Background: an optimization exercise with open tools, aiming at small area, a short achievable clock period and few clock cycles. Do not read the settings as production practice. Function was checked by simulation only, so behaviour that the tests miss may differ from the original. Not every run is shown, and edits may drop behaviour that the tests do not exercise. Power figures rest on the tool's default switching activity, not on a simulated workload.

--- flow/design.v: outline only ---
// module DPDDecode: 20 lines
// module DPDDecodeN: 11 lines
// module dfp_mul128: 1736 lines
module dfp_mul128(clk, ld, a, b, o, sign_exe, inf, overflow, underflow, done);
  // ...
==> flow/run.sh <==
#!/bin/bash
# synth_recipe.tcl (not shown) runs the flow's synth.tcl, then flattens the netlist and writes it again
# the make line also repeats each setting of config.mk as NAME=value (left out here)
make -C /OpenROAD-flow-scripts/flow DESIGN_CONFIG=/design/flow/config.mk WORK_HOME=/design/flow/orfs CLKGATE_MAP_FILE= SYNTH_SCRIPT=/design/flow/synth_recipe.tcl finish
==> flow/config.mk <==
export PLATFORM = sky130hd
export DESIGN_NAME = dfp_mul128
export DESIGN_NICKNAME = dfp_mul128
export VERILOG_FILES = /design/flow/design.v
export SDC_FILE = /design/flow/constraint.sdc
export NUM_CORES = 4
export LEC_CHECK = 0
export CAP_MARGIN = 20
export CORE_MARGIN = 2
export CORE_UTILIZATION = 60
export SETUP_SLACK_MARGIN = 1.5
export SLEW_MARGIN = 20
==> flow/constraint.sdc <==
create_clock -name core_clock -period 5.0 [get_ports {clk}]
set_input_delay 1.0000 -clock core_clock [delete_from_list [all_inputs] [get_ports {clk}]]
set_output_delay 1.0000 -clock core_clock [all_outputs]
set_load 0.01 [all_outputs]
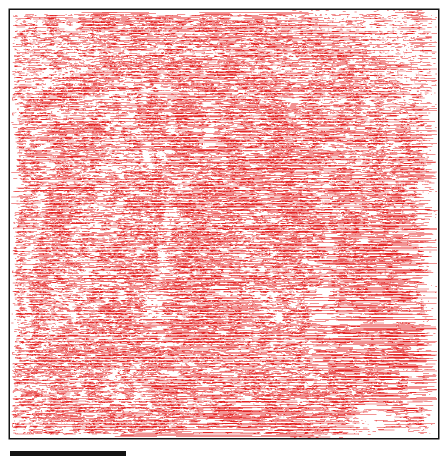
**Above:** run 1 (signal wires on met1).
The bar under the picture is 100 um long.
main direction: horizontal
nets with wire on the layer: 10982

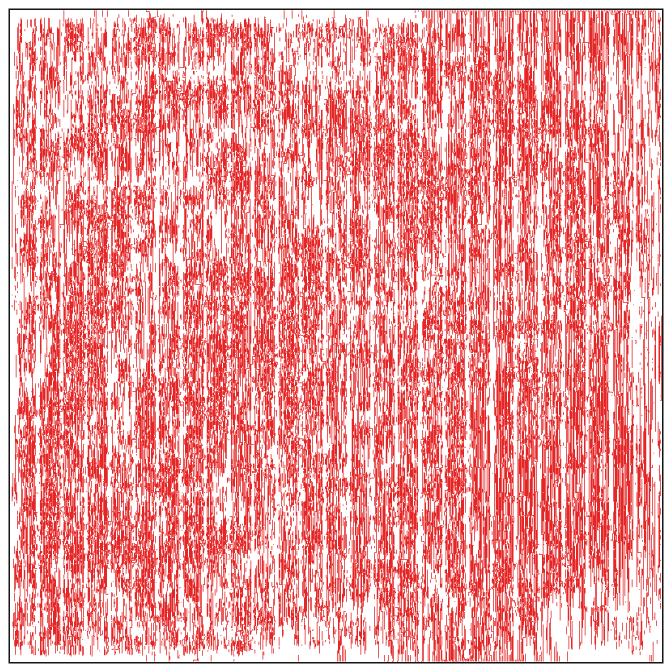
**Above:** run 1 (the metal 2 layer).
wire length on this layer: 144 mm
longest straight run: 140 um
share of all routed wire: 41%
main direction: vertical
nets with wire on the layer: 10246

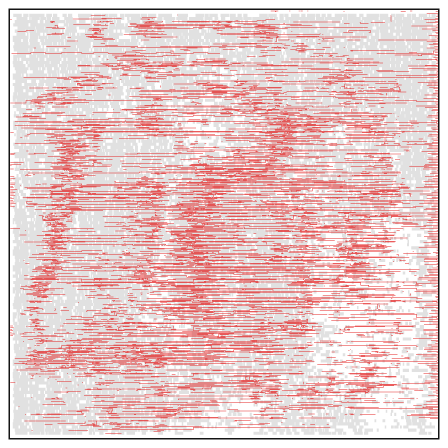
**Above:** run 1 (metal 3).
Cells faint in the background.
wire length on this layer: 53.8 mm
nets with wire on the layer: 2118
share of all routed wire: 15%
longest straight run: 230 um
main direction: horizontal

==> results.py, run 1 <==
metrics = {
    "grt": {
        "grt_first_pass_wirelength_mm": 471,
        "grt-ovfl-total": 0,
        "antenna_found_initial": 62,
        "grt_use_total_pct": 45.9,
    },
    "synthesis": {
        "synth_edf_count": 0,
        "synth_xor_xnor_area_share_pct": 5.22,
        "synth.area.top_cells": "dfxtp_1 27%, ha_1 12%, fa_1 9.3%",
        "netlist-cell-type-count": 94,
        "syn-instance-count": 9542,
        "synth_fa_ha_area_share_pct": 21.9,
        "yosys_warnings": 2,
        "avgSynthCellArea_um2": 8.45,
        "synthArstFlopShare_pct": 0,
        "netlist_area_mm2": 0.0806,
        "synth_top_family_by_area": "adder cells",
        "synth_compound_area_share_pct": 20.2,
        "synthTopCellsByCount": "1074 x dfxtp_1, 1055 x inv_1, 790 x ha_1",
        "yosysTopAreaCellShare_pct": 26.7,
        "muxShareOfSynthArea_pct": 2.16,
        "ys_seq_elements": 1074,
    },
    "critical_path": {
        "worst-endpoint-required_ns": 5.64,
        "cpLargestDelayFamily": "adder cells",
        "start_kind": "flip-flop",
        "r2r_slack_ns": 1.20,
        "crit_type": "reg2reg",
        "critPathMaxFanout": 5,
        "critPathMaxStageDelay_ns": 0.60,
        "cp_cell_sequence": "inv_4, ha_4, nand2b_4, a21o_4, a21oi_2, a22oi_2, fa_1, fa_1, inv_1, ha_1, a21o_1, a21oi_2, xor2_2, nor2_1",
        "crit_cells": 14,
        "crit_buf_inv": 2,
    },
    "worst_hold_path": {
        "whs_path_depth": 0,
    },
    "clock_tree": {
        "cts_tree": "yes",
        "cts_hold_buffers": 0,
        "cts_root_buf": "clkbuf_16",
        "numCtsBuffers": 117,
        "postCtsSetupBuffers": 139,
        "clockBufferDepth": 3,
        "ctsResizeCount": 682,
        "h-tree-depth": 3,
        "insertion_delay_ns": 0.82,
        "cts.clk_slew.worst_paths_ns": 0.07,
    },
    "drt": {
        "drt-total-wl_mm": 352,
        "firstDrtPassIters": 15,
        "drt_first_iter_violations": 13100,
        "routedWlPerCell_um": 29.0,
        "drc_errors": 0,
        "vias": 81100,
        "ant_nets": 0,
    },
    "sta": {
        "setup_viol": 0,
        "skew_ns": 0.0917,
        "period_share_pct": 76.1,
        "final.setup.tns_ns": 0,
        "worstMarginPinSlew_ns": 1.36,
        "min_period_ns": 3.80,
        "finalHoldWorstSlack_ns": 0.330,
        "final_max_slew_viol_count": 0,
        "rsz0062_at_grt": "yes",
        "max_freq_mhz": 263,
        "finalHoldViolations": 0,
    },
    "cells_and_area": {
        "inv_count": 1057,
        "final_nets": 11700,
        "fillers": 8885,
        "drive_gt1_share_pct": 20.0,
        "largest_reg_flops": 202,
        "bufAreaShareNonClock_pct": 11.2,
        "seqCellArea_mm2": 0.0223,
        "largestClassByArea": "multi-input combinational cells",
        "clock_area_share_pct": 4.09,
        "buffers": 1223,
        "seq_share_pct": 21.9,
        "mostFrequentLayoutCell": "inv_1",
        "instances_no_fill": 12100,
        "multi_input_area_share_pct": 56.5,
        "diodes": 30,
        "multi_input_area_mm2": 0.0574,
        "multi_input_cells": 6770,
    },
    "placed_design": {
        "dp_cells": 11500,
        "gp_congestion": 1.06,
        "placement.io_buffers": 553,
    },
    "power_and_ir_drop": {
        "powerDensity_mw_per_mm2": 522,
        "leakage_nw": 45.5,
    },
    "die": {
        "start_util_pct": 60.4,
        "die_x_um": 370,
        "dieArea_mm2": 0.137,
        "coreArea_mm2": 0.133,
    },
    "status": {
        "status": "no timing/DRC/antenna violations",
    },
}
Testbench counts for the RTL of run 1, summed over its fixed seeds: cycles 5,376.
-- run 1: report_power, final --
| group | internal (W) | total (W) | leakage, nW | switching [W] |
|---|---|---|---|---|
| clock network | 0.00535 | 0.00947 | 1.98 | 0.00412 |
| logic | 0.0135 | 0.0302 | 34.5 | 0.0166 |
| registers | 0.0109 | 0.0134 | 8.99 | 0.00254 |
| total | 0.0298 | 0.0530 | 45.5 | 0.0233 |
-- run 1: cell families after synthesis --
kind of cell	Yosys count
buffers and inverters	1706
AOI/OAI and AO/OA	2386
other	1
adders and majority gates	1189
DFF	1074
muxes	167
xor gates and xnor gates	480
and+or+nand+nor	2539
-- run 1: per-layer routing --
layer,part of all wire [%],GRT usage [%]
met2,41,66.3
met3,15,17.6
met5,0.090,0
met1,35,57.0
met4,8.7,29.4
-- run 1: metrics by stage --
step	setup WS [ns]	utilization (%)	cell area (um2)	power, W
6_report	1.20	76.1	102000	0.0530
5_1_grt	1.20	76.0	101000	0.0557
4_1_cts	1.35	71.1	94900	0.0481
3_5_place_dp	0.266	65.7	87600	0.0372
3_3_place_gp	0.330	65.7	87600	0.0362
2_1_floorplan	1.50	-	80900	0.0298
--- run 2 (diff from run 1) ---
--- a/flow/config.mk
+++ b/flow/config.mk
@@ -5,8 +5,8 @@
 export SDC_FILE = /design/flow/constraint.sdc
 export NUM_CORES = 4
 export LEC_CHECK = 0
-export CAP_MARGIN = 20
+export CAP_MARGIN = 30
 export CORE_MARGIN = 2
 export CORE_UTILIZATION = 60
-export SETUP_SLACK_MARGIN = 1.5
+export SETUP_SLACK_MARGIN = 1.0
 export SLEW_MARGIN = 20
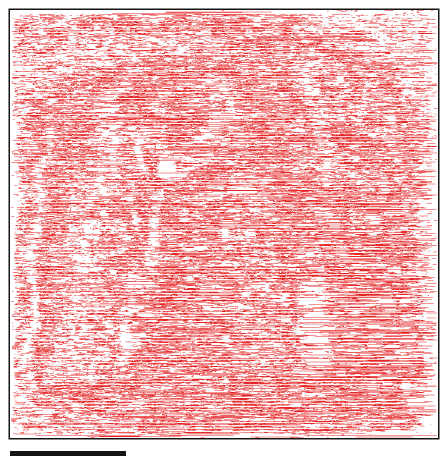
**Above:** run 2 (signal wires on met1).
The bar under the picture is 100 um long.
DRT Wirelength: 320 mm
met1 Resource Use GR: 58.0%

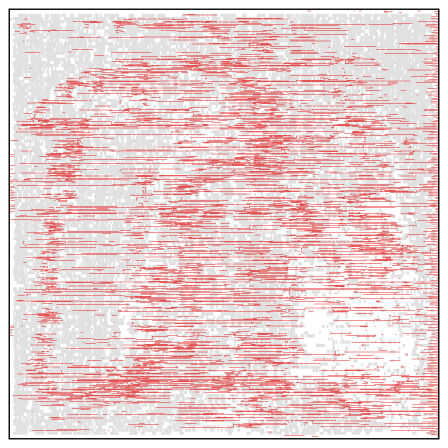
**Above:** run 2 (metal 3).
Cells faint in the background.
wire length on this layer: 46.9 mm
main direction: horizontal
share of all routed wire: 15%
nets with wire on the layer: 1736
longest straight run: 219 um

==> results.py, run 2 <==
metrics = {
    "power_and_ir_drop": {
        "leakage_nw": 42.3,
        "p_int_w": 0.0267,
        "vdd_ir_drop_max_uv": 390,
        "switching_share_pct": 43.5,
        "p_seq_share_pct": 28.3,
        "pwr-share-comb_pct": 52.6,
        "powerDensity_mw_per_mm2": 511,
        "clockPowerShare_pct": 19.2,
        "power_switching_w": 0.0205,
    },
    "sta": {
        "min_period_ns": 4.08,
        "rsz0062_at_grt": "yes",
        "setup_slack_ns": 0.921,
        "slew_headroom_pct": 19.0,
        "finalHoldViolations": 0,
        "final_max_slew_viol_count": 0,
        "finalHoldWorstSlack_ns": 0.316,
        "worstMarginPinSlew_ns": 1.21,
        "setup_viol": 0,
        "skew_ns": 0.0621,
        "final.setup.tns_ns": 0,
        "period_share_pct": 81.6,
        "max_freq_mhz": 245,
    },
    "critical_path": {
        "crit_type": "reg2reg",
        "crit_cells": 10,
        "cp_cell_sequence": "nor3b_1, nand3_1, a211oi_2, nor3_1, o31a_1, nor4_2, buf_4, o21a_1, o311ai_0, a22oi_1",
        "r2r_slack_ns": 0.92,
        "crit_buf_inv": 1,
        "critPathMaxFanout": 11,
        "worst-endpoint-required_ns": 5.60,
        "start_kind": "flip-flop",
        "critPathMaxStageDelay_ns": 0.96,
        "cp-end-kind": "flip-flop",
        "cpLargestDelayFamily": "compound AO/OA/AOI/OAI gates",
        "crit_slowest_cell": "o311ai_0",
        "crit_arrival_ns": 4.68,
        "reg2reg_depth": 10,
    },
    "synthesis": {
        "synth_edf_count": 0,
        "synth_top_family_by_area": "adder cells",
        "synth-seq-area-share_pct": 26.7,
        "synth_compound_area_share_pct": 20.2,
        "synthArstFlopShare_pct": 0,
        "muxShareOfSynthArea_pct": 2.16,
        "yosys_warnings": 2,
        "yosysTopAreaCellShare_pct": 26.7,
        "netlist_area_mm2": 0.0806,
        "synth_xor_xnor_area_share_pct": 5.22,
        "avgSynthCellArea_um2": 8.45,
        "synthTopCellsByCount": "1074 x dfxtp_1, 1055 x inv_1, 790 x ha_1",
        "syn-instance-count": 9542,
        "synthFlopType": "dfxtp_1",
        "netlist-cell-type-count": 94,
        "synth.area.top_cells": "dfxtp_1 27%, ha_1 12%, fa_1 9.3%",
        "synth_fa_ha_area_share_pct": 21.9,
        "ys_seq_elements": 1074,
        "yosys.area.top_type": "dfxtp_1",
        "synth_most_common_cell": "dfxtp_1",
    },
    "cells_and_area": {
        "final_nets": 11300,
        "instances_no_fill": 11700,
        "final_area_mm2": 0.0924,
        "seqCellArea_mm2": 0.0217,
        "multi_input_area_mm2": 0.0525,
        "drive_gt1_share_pct": 7.24,
        "area_growth_pct": 14.6,
        "fillers": 10400,
        "largest_reg_flops": 202,
        "layout_common_cells": "1052 x inv_1, 984 x dfxtp_1, 790 x ha_1",
        "mostFrequentLayoutCell": "inv_1",
    },
    "clock_tree": {
        "clockBufferDepth": 3,
        "cts.clk_slew.worst_paths_ns": 0.07,
        "h-tree-depth": 3,
        "cts_hold_buffers": 0,
        "ctsResizeCount": 25,
        "postCtsSetupBuffers": 4,
        "numCtsBuffers": 115,
        "cts_root_buf": "clkbuf_16",
        "clock-sinks": 1074,
        "insertion_delay_ns": 0.79,
        "cts_tree": "yes",
    },
    "placed_design": {
        "placement.io_buffers": 553,
        "hpwl_mm": 247,
        "dp_cells": 11500,
        "dp_slack_ns": 0.213,
        "dpl_cell_area_mm2": 0.0876,
        "gp_congestion": 1.06,
    },
    "grt": {
        "grt_use_total_pct": 44.8,
        "grt_first_pass_wirelength_mm": 459,
        "antenna_found_initial": 54,
        "grt-ovfl-total": 0,
        "grt_start_max_net_pins": 183,
        "first_global_vias": 71400,
    },
    "drt": {
        "drt_first_iter_violations": 11500,
        "routedWlPerCell_um": 27.3,
        "routed_via_density": 6.49,
        "ant_nets": 0,
        "firstDrtPassIters": 11,
        "vias": 76200,
        "drc_errors": 0,
    },
    "die": {
        "coreArea_mm2": 0.133,
        "die_x_um": 370,
        "fp.dieH_um": 370,
        "dieArea_mm2": 0.137,
        "ios": 562,
        "start_util_pct": 60.4,
        "rows": 134,
    },
    "job": {
        "cap_violations": 0,
    },
    "worst_hold_path": {
        "whs_path_depth": 0,
        "worstHoldPathType": "reg2reg",
    },
    "status": {
        "status": "no timing/DRC/antenna violations",
    },
}
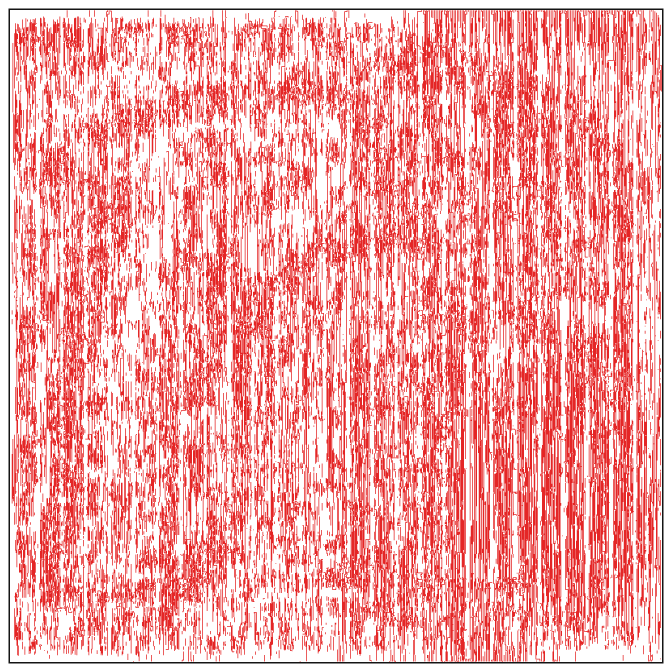
**Above:** run 2 (the metal 2 layer).
nets with wire on the layer: 9605
wire length on this layer: 132 mm
share of all routed wire: 41%

run 2: power groups by stage:
stage	Combinational, W	Sequential [W]	Clock, W
floorplan	0.0177	0.0120	0
global placement	0.0230	0.0132	0
detailed placement	0.0238	0.0133	0
CTS	0.0242	0.0132	0.00907
global route	0.0274	0.0135	0.00937
finish	0.0248	0.0133	0.00905
run 2: layout make-up:
cell class | instances | area share (%)
multi-input combinational | 6769 | 56.9
sequential | 1074 | 23.5
timing repair buffer | 823 | 8.53
inverter | 1057 | 4.31
clock buffer | 154 | 3.52
tap | 1768 | 2.39
clock inverter | 62 | 0.817
antenna | 36 | 0.0975
run 2: per-stage QoR:
stage	power (W)	util [%]
floorplan	0.0298	-
global placement	0.0362	65.7
detailed placement	0.0371	65.7
CTS	0.0464	68.8
global route	0.0503	69.2
finish	0.0472	69.2
run 2: layer usage:
layer / share of wire [%] / GRT usage (%)
met3: 15 / 15.3
met2: 41 / 64.8
met1: 37 / 58.0
met4: 6.7 / 25.6
met5: 0.089 / 0
--- run 3 (diff from run 2) ---
--- a/flow/design.v
+++ b/flow/design.v
@@ -310,14 +310,16 @@
 	sel <= grp;
 	done <= !ld && cnt == 6'd19;
 end
-function [6:0] dm10;	 
+function [6:0] dm10;
 input [5:0] t;
-reg [2:0] q;
-reg [3:0] r;
 begin
-	q = t >= 6'd40 ? 3'd4 : t >= 6'd30 ? 3'd3 : t >= 6'd20 ? 3'd2 : t >= 6'd10 ? 3'd1 : 3'd0;
-	r = t[3:0] - q * 4'd10;	 
-	dm10 = {q, r};
+	dm10[0] = (t == 6'd1) | (t == 6'd3) | (t == 6'd5) | (t == 6'd7) | (t == 6'd9) | (t == 6'd11) | (t == 6'd13) | (t == 6'd15) | (t == 6'd17) | (t == 6'd19) | (t == 6'd21) | (t == 6'd23) | (t == 6'd25) | (t == 6'd27) | (t == 6'd29) | (t == 6'd31) | (t == 6'd33) | (t == 6'd35) | (t == 6'd37) | (t == 6'd39) | (t == 6'd41) | (t == 6'd43) | (t == 6'd45) | (t == 6'd47) | (t == 6'd49);
+	dm10[1] = (t == 6'd2) | (t == 6'd3) | (t == 6'd6) | (t == 6'd7) | (t == 6'd12) | (t == 6'd13) | (t == 6'd16) | (t == 6'd17) | (t == 6'd22) | (t == 6'd23) | (t == 6'd26) | (t == 6'd27) | (t == 6'd32) | (t == 6'd33) | (t == 6'd36) | (t == 6'd37) | (t == 6'd42) | (t == 6'd43) | (t == 6'd46) | (t == 6'd47);
+	dm10[2] = (t == 6'd4) | (t == 6'd5) | (t == 6'd6) | (t == 6'd7) | (t == 6'd14) | (t == 6'd15) | (t == 6'd16) | (t == 6'd17) | (t == 6'd24) | (t == 6'd25) | (t == 6'd26) | (t == 6'd27) | (t == 6'd34) | (t == 6'd35) | (t == 6'd36) | (t == 6'd37) | (t == 6'd44) | (t == 6'd45) | (t == 6'd46) | (t == 6'd47);
+	dm10[3] = (t == 6'd8) | (t == 6'd9) | (t == 6'd18) | (t == 6'd19) | (t == 6'd28) | (t == 6'd29) | (t == 6'd38) | (t == 6'd39) | (t == 6'd48) | (t == 6'd49);
+	dm10[4] = (t == 6'd10) | (t == 6'd11) | (t == 6'd12) | (t == 6'd13) | (t == 6'd14) | (t == 6'd15) | (t == 6'd16) | (t == 6'd17) | (t == 6'd18) | (t == 6'd19) | (t == 6'd30) | (t == 6'd31) | (t == 6'd32) | (t == 6'd33) | (t == 6'd34) | (t == 6'd35) | (t == 6'd36) | (t == 6'd37) | (t == 6'd38) | (t == 6'd39);
+	dm10[5] = (t == 6'd20) | (t == 6'd21) | (t == 6'd22) | (t == 6'd23) | (t == 6'd24) | (t == 6'd25) | (t == 6'd26) | (t == 6'd27) | (t == 6'd28) | (t == 6'd29) | (t == 6'd30) | (t == 6'd31) | (t == 6'd32) | (t == 6'd33) | (t == 6'd34) | (t == 6'd35) | (t == 6'd36) | (t == 6'd37) | (t == 6'd38) | (t == 6'd39);
+	dm10[6] = (t == 6'd40) | (t == 6'd41) | (t == 6'd42) | (t == 6'd43) | (t == 6'd44) | (t == 6'd45) | (t == 6'd46) | (t == 6'd47) | (t == 6'd48) | (t == 6'd49);
 end
 endfunction
 reg [203:0] R;	 
==> flow/config.mk (replaced) <==
export PLATFORM = sky130hd
export DESIGN_NAME = dfp_mul128
export DESIGN_NICKNAME = dfp_mul128
export VERILOG_FILES = /design/flow/design.v
export SDC_FILE = /design/flow/constraint.sdc
export NUM_CORES = 4
export LEC_CHECK = 0
export CAP_MARGIN = 35
export CORE_MARGIN = 2
export CORE_UTILIZATION = 60
export SETUP_SLACK_MARGIN = 1.5
export SLEW_MARGIN = 25
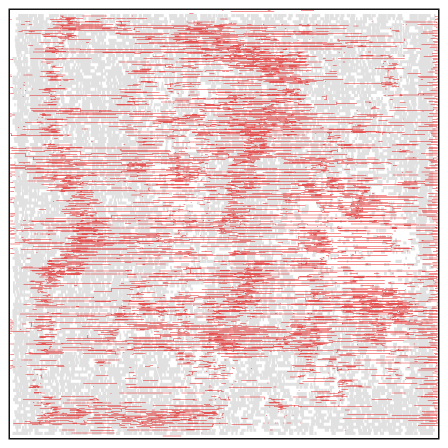
**Above:** run 3 (metal 3).
Cells faint in the background.
longest straight run: 346 um
nets with wire on the layer: 1877
share of all routed wire: 15%

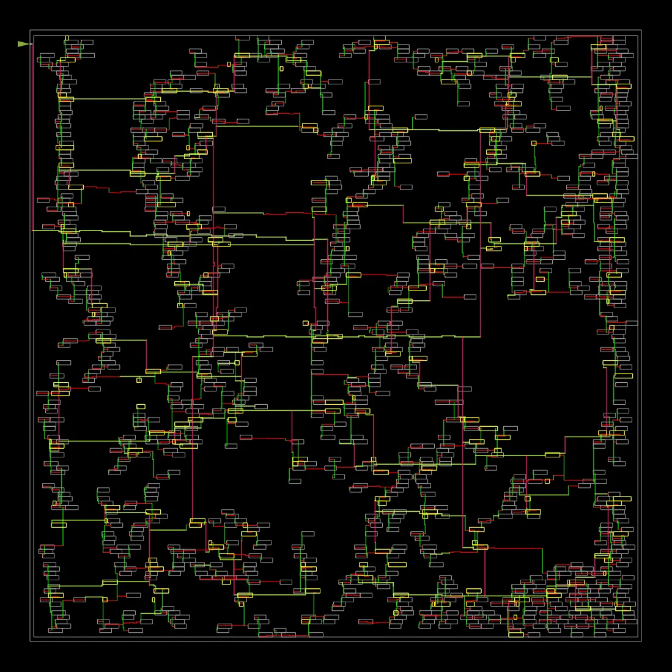
**Above:** run 3 (clock nets).
layout clock buffer count: 154
# clock sinks: 1074
seq_cells: 1074

==> results.py, run 3 <==
metrics = {
    "synthesis": {
        "synth_edf_count": 0,
        "yosysTopAreaCellShare_pct": 25.5,
        "synth.area.top_cells": "dfxtp_1 25%, ha_1 11%, fa_1 8.0%",
        "yosys_warnings": 2,
        "synth-seq-area-share_pct": 25.5,
        "synthTopCellsByCount": "1074 x dfxtp_1, 832 x nand2_1, 769 x inv_1",
        "avgSynthCellArea_um2": 8.35,
        "syn-instance-count": 10100,
        "yosys.area.top_type": "dfxtp_1",
        "synth_xor_xnor_area_share_pct": 5.14,
        "netlist-cell-type-count": 110,
        "ys_seq_elements": 1074,
        "yosys.area_share.simple_pct": 17.3,
        "synthArstFlopShare_pct": 0,
        "synth_compound_area_share_pct": 22.0,
        "netlist_area_mm2": 0.0844,
        "synthFlopType": "dfxtp_1",
        "synth_top_family_by_area": "compound AO/OA/AOI/OAI gates",
        "synth_fa_ha_area_share_pct": 19.3,
        "muxShareOfSynthArea_pct": 2.97,
        "synth_most_common_cell": "dfxtp_1",
    },
    "die": {
        "fp.dieH_um": 379,
        "ios": 562,
        "rows": 137,
        "die_x_um": 379,
        "start_util_pct": 60.5,
        "dieArea_mm2": 0.144,
        "coreArea_mm2": 0.140,
    },
    "critical_path": {
        "cp-end-kind": "flip-flop",
        "critPathMaxFanout": 4,
        "crit_type": "reg2reg",
        "r2r_slack_ns": 1.36,
        "crit_arrival_ns": 4.29,
        "start_kind": "flip-flop",
        "reg2reg_depth": 11,
        "worst-endpoint-required_ns": 5.65,
    },
    "sta": {
        "final.setup.tns_ns": 0,
        "slew_headroom_pct": 27.1,
        "rsz0062_at_grt": "yes",
        "finalHoldViolations": 0,
        "period_share_pct": 72.9,
        "finalHoldWorstSlack_ns": 0.326,
        "min_period_ns": 3.64,
        "setup_viol": 0,
        "setup_slack_ns": 1.36,
        "max_freq_mhz": 274,
        "worstMarginPinSlew_ns": 1.08,
        "skew_ns": 0.0445,
        "final_max_slew_viol_count": 0,
    },
    "clock_tree": {
        "cts_tree": "yes",
        "insertion_delay_ns": 0.78,
        "cts_root_buf": "clkbuf_16",
        "cts_hold_buffers": 0,
        "numCtsBuffers": 117,
        "cts.clk_slew.worst_paths_ns": 0.06,
        "h-tree-depth": 3,
        "clockBufferDepth": 3,
    },
    "drt": {
        "routedWlPerCell_um": 26.4,
        "drc_errors": 0,
        "vias": 81900,
        "firstDrtPassIters": 11,
        "top_layer_used": "met5",
        "routed_via_density": 6.58,
        "m1WireLength_mm": 124,
        "routed-wl-met3_mm": 48.7,
        "ant_nets": 0,
        "route.met2.wl_mm": 134,
        "drt-total-wl_mm": 329,
        "drt_first_iter_violations": 12400,
    },
    "power_and_ir_drop": {
        "leakage_nw": 45.0,
        "vdd_ir_drop_max_uv": 362,
        "power_w": 0.0480,
        "powerDensity_mw_per_mm2": 474,
    },
    "grt": {
        "grt_use_total_pct": 42.8,
        "first_global_vias": 74300,
        "grt_first_pass_wirelength_mm": 465,
        "grt-ovfl-total": 0,
        "antenna_found_initial": 53,
        "grt_start_max_net_pins": 192,
    },
    "cells_and_area": {
        "instances_no_fill": 12500,
        "area_growth_pct": 20.0,
        "drive_gt1_share_pct": 15.8,
        "layout_common_cells": "853 x dfxtp_1, 825 x nand2_1, 720 x inv_1",
        "mostFrequentLayoutCell": "dfxtp_1",
        "largest_reg_flops": 202,
        "final_core_utilization_pct": 72.5,
        "fillers": 10500,
        "final_area_mm2": 0.101,
        "final_nets": 11800,
    },
    "placed_design": {
        "placement.io_buffers": 553,
        "dpl_cell_area_mm2": 0.0910,
        "hpwl_mm": 246,
        "dp_slack_ns": 0.266,
        "gp_congestion": 1.09,
        "dp_cells": 12000,
    },
    "status": {
        "status": "no timing/DRC/antenna violations",
    },
    "worst_hold_path": {
        "worstHoldPathType": "reg2reg",
        "whs_path_depth": 0,
    },
    "job": {
        "cap_violations": 0,
    },
}
Testbench counts for the RTL of run 3, summed over its fixed seeds: cycles 5,376.
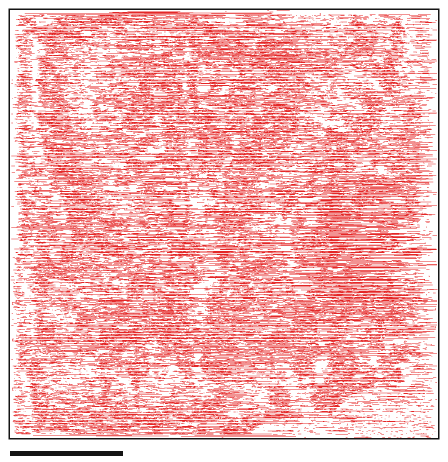
**Above:** run 3 (signal wires on met1).
The bar under the picture is 100 um long.
share of all routed wire: 38%
wire length on this layer: 124 mm
longest straight run: 146 um

[run 3: report_power, final]
group	internal [W]	leakage (nW)	switching, W
sequential	0.0107	8.96	0.00292
combinational	0.0115	34.1	0.0137
clock	0.00523	1.95	0.00394
[run 3: final cells by class]
cell class                 count  area (um2)  area share [%]
clock inverter                65         807           0.797
tap                         1876        2350            2.32
sequential                  1074       22100            21.8
antenna                       21        52.6          0.0519
inverter                     775        2970            2.94
clock buffer                 154        3280            3.24
timing repair buffer        1029        9620            9.51
multi-input combinational   7457       60000            59.3
[run 3: critical path, cell delays in order (launching register included)]
cell	delay [ns]
dfxtp_4	0.41
ha_4	0.21
mux2_4	0.26
a222oi_1	0.63
fa_1	0.55
inv_2	0.08
fa_2	0.46
fa_2	0.36
a21o_1	0.17
a21oi_2	0.15
xor2_1	0.18
nor2_1	0.06
[run 3: layer usage]
metal / track usage [%] / vias to the layer above
li1: - / 36400
met1: 55.4 / 38700
met2: 60.9 / 5551
met3: 15.9 / 1196
met4: 24.2 / 42
met5: 0.412 / -
[run 3: what timing repair did]
action / in CTS / in global routing
setup endpoints to repair: 297 / 316
gates cloned: 0 / 1
pin swaps: 102 / 425
setup buffers: 55 / 168
gates resized for setup: 436 / 746

## what the ideal ports hide
Ports are ideal in the flow. The routed layouts listed here were re-timed in OpenROAD. Step 1 sets driving cells, clkbuf_16 on the clock port and buf_2 on the other inputs (assumed; they add their load-dependent delay and slew). Step 2, shift: input delay + t, output delay - t, t = (earliest + latest rising clock arrival at the registers) / 2. This alone moves slack from input paths to output paths. Slacks: no drivers / after step 1 / after step 2; pairs: no drivers / after step 1.
run | t (ns) | setup WS [ns] | clock arrival spread, ns | worst register clock-pin slew, ns | pins driven straight from the clock port
run 1 | 0.858 | 1.197 / 1.197 / 0.398 | 0.093 / 0.094 | 0.07 / 0.07 | 1
run 2 | 0.845 | 0.921 / 0.921 / 0.211 | 0.062 / 0.062 | 0.07 / 0.07 | 1
run 3 | 0.845 | 1.357 / 1.357 / 0.627 | 0.045 / 0.046 | 0.07 / 0.07 | 1
After both steps setup and hold are still met in every run listed. The setup slack of run 1, which loses most, moves by 0.000 ns with the drivers and by -0.799 ns with both steps.
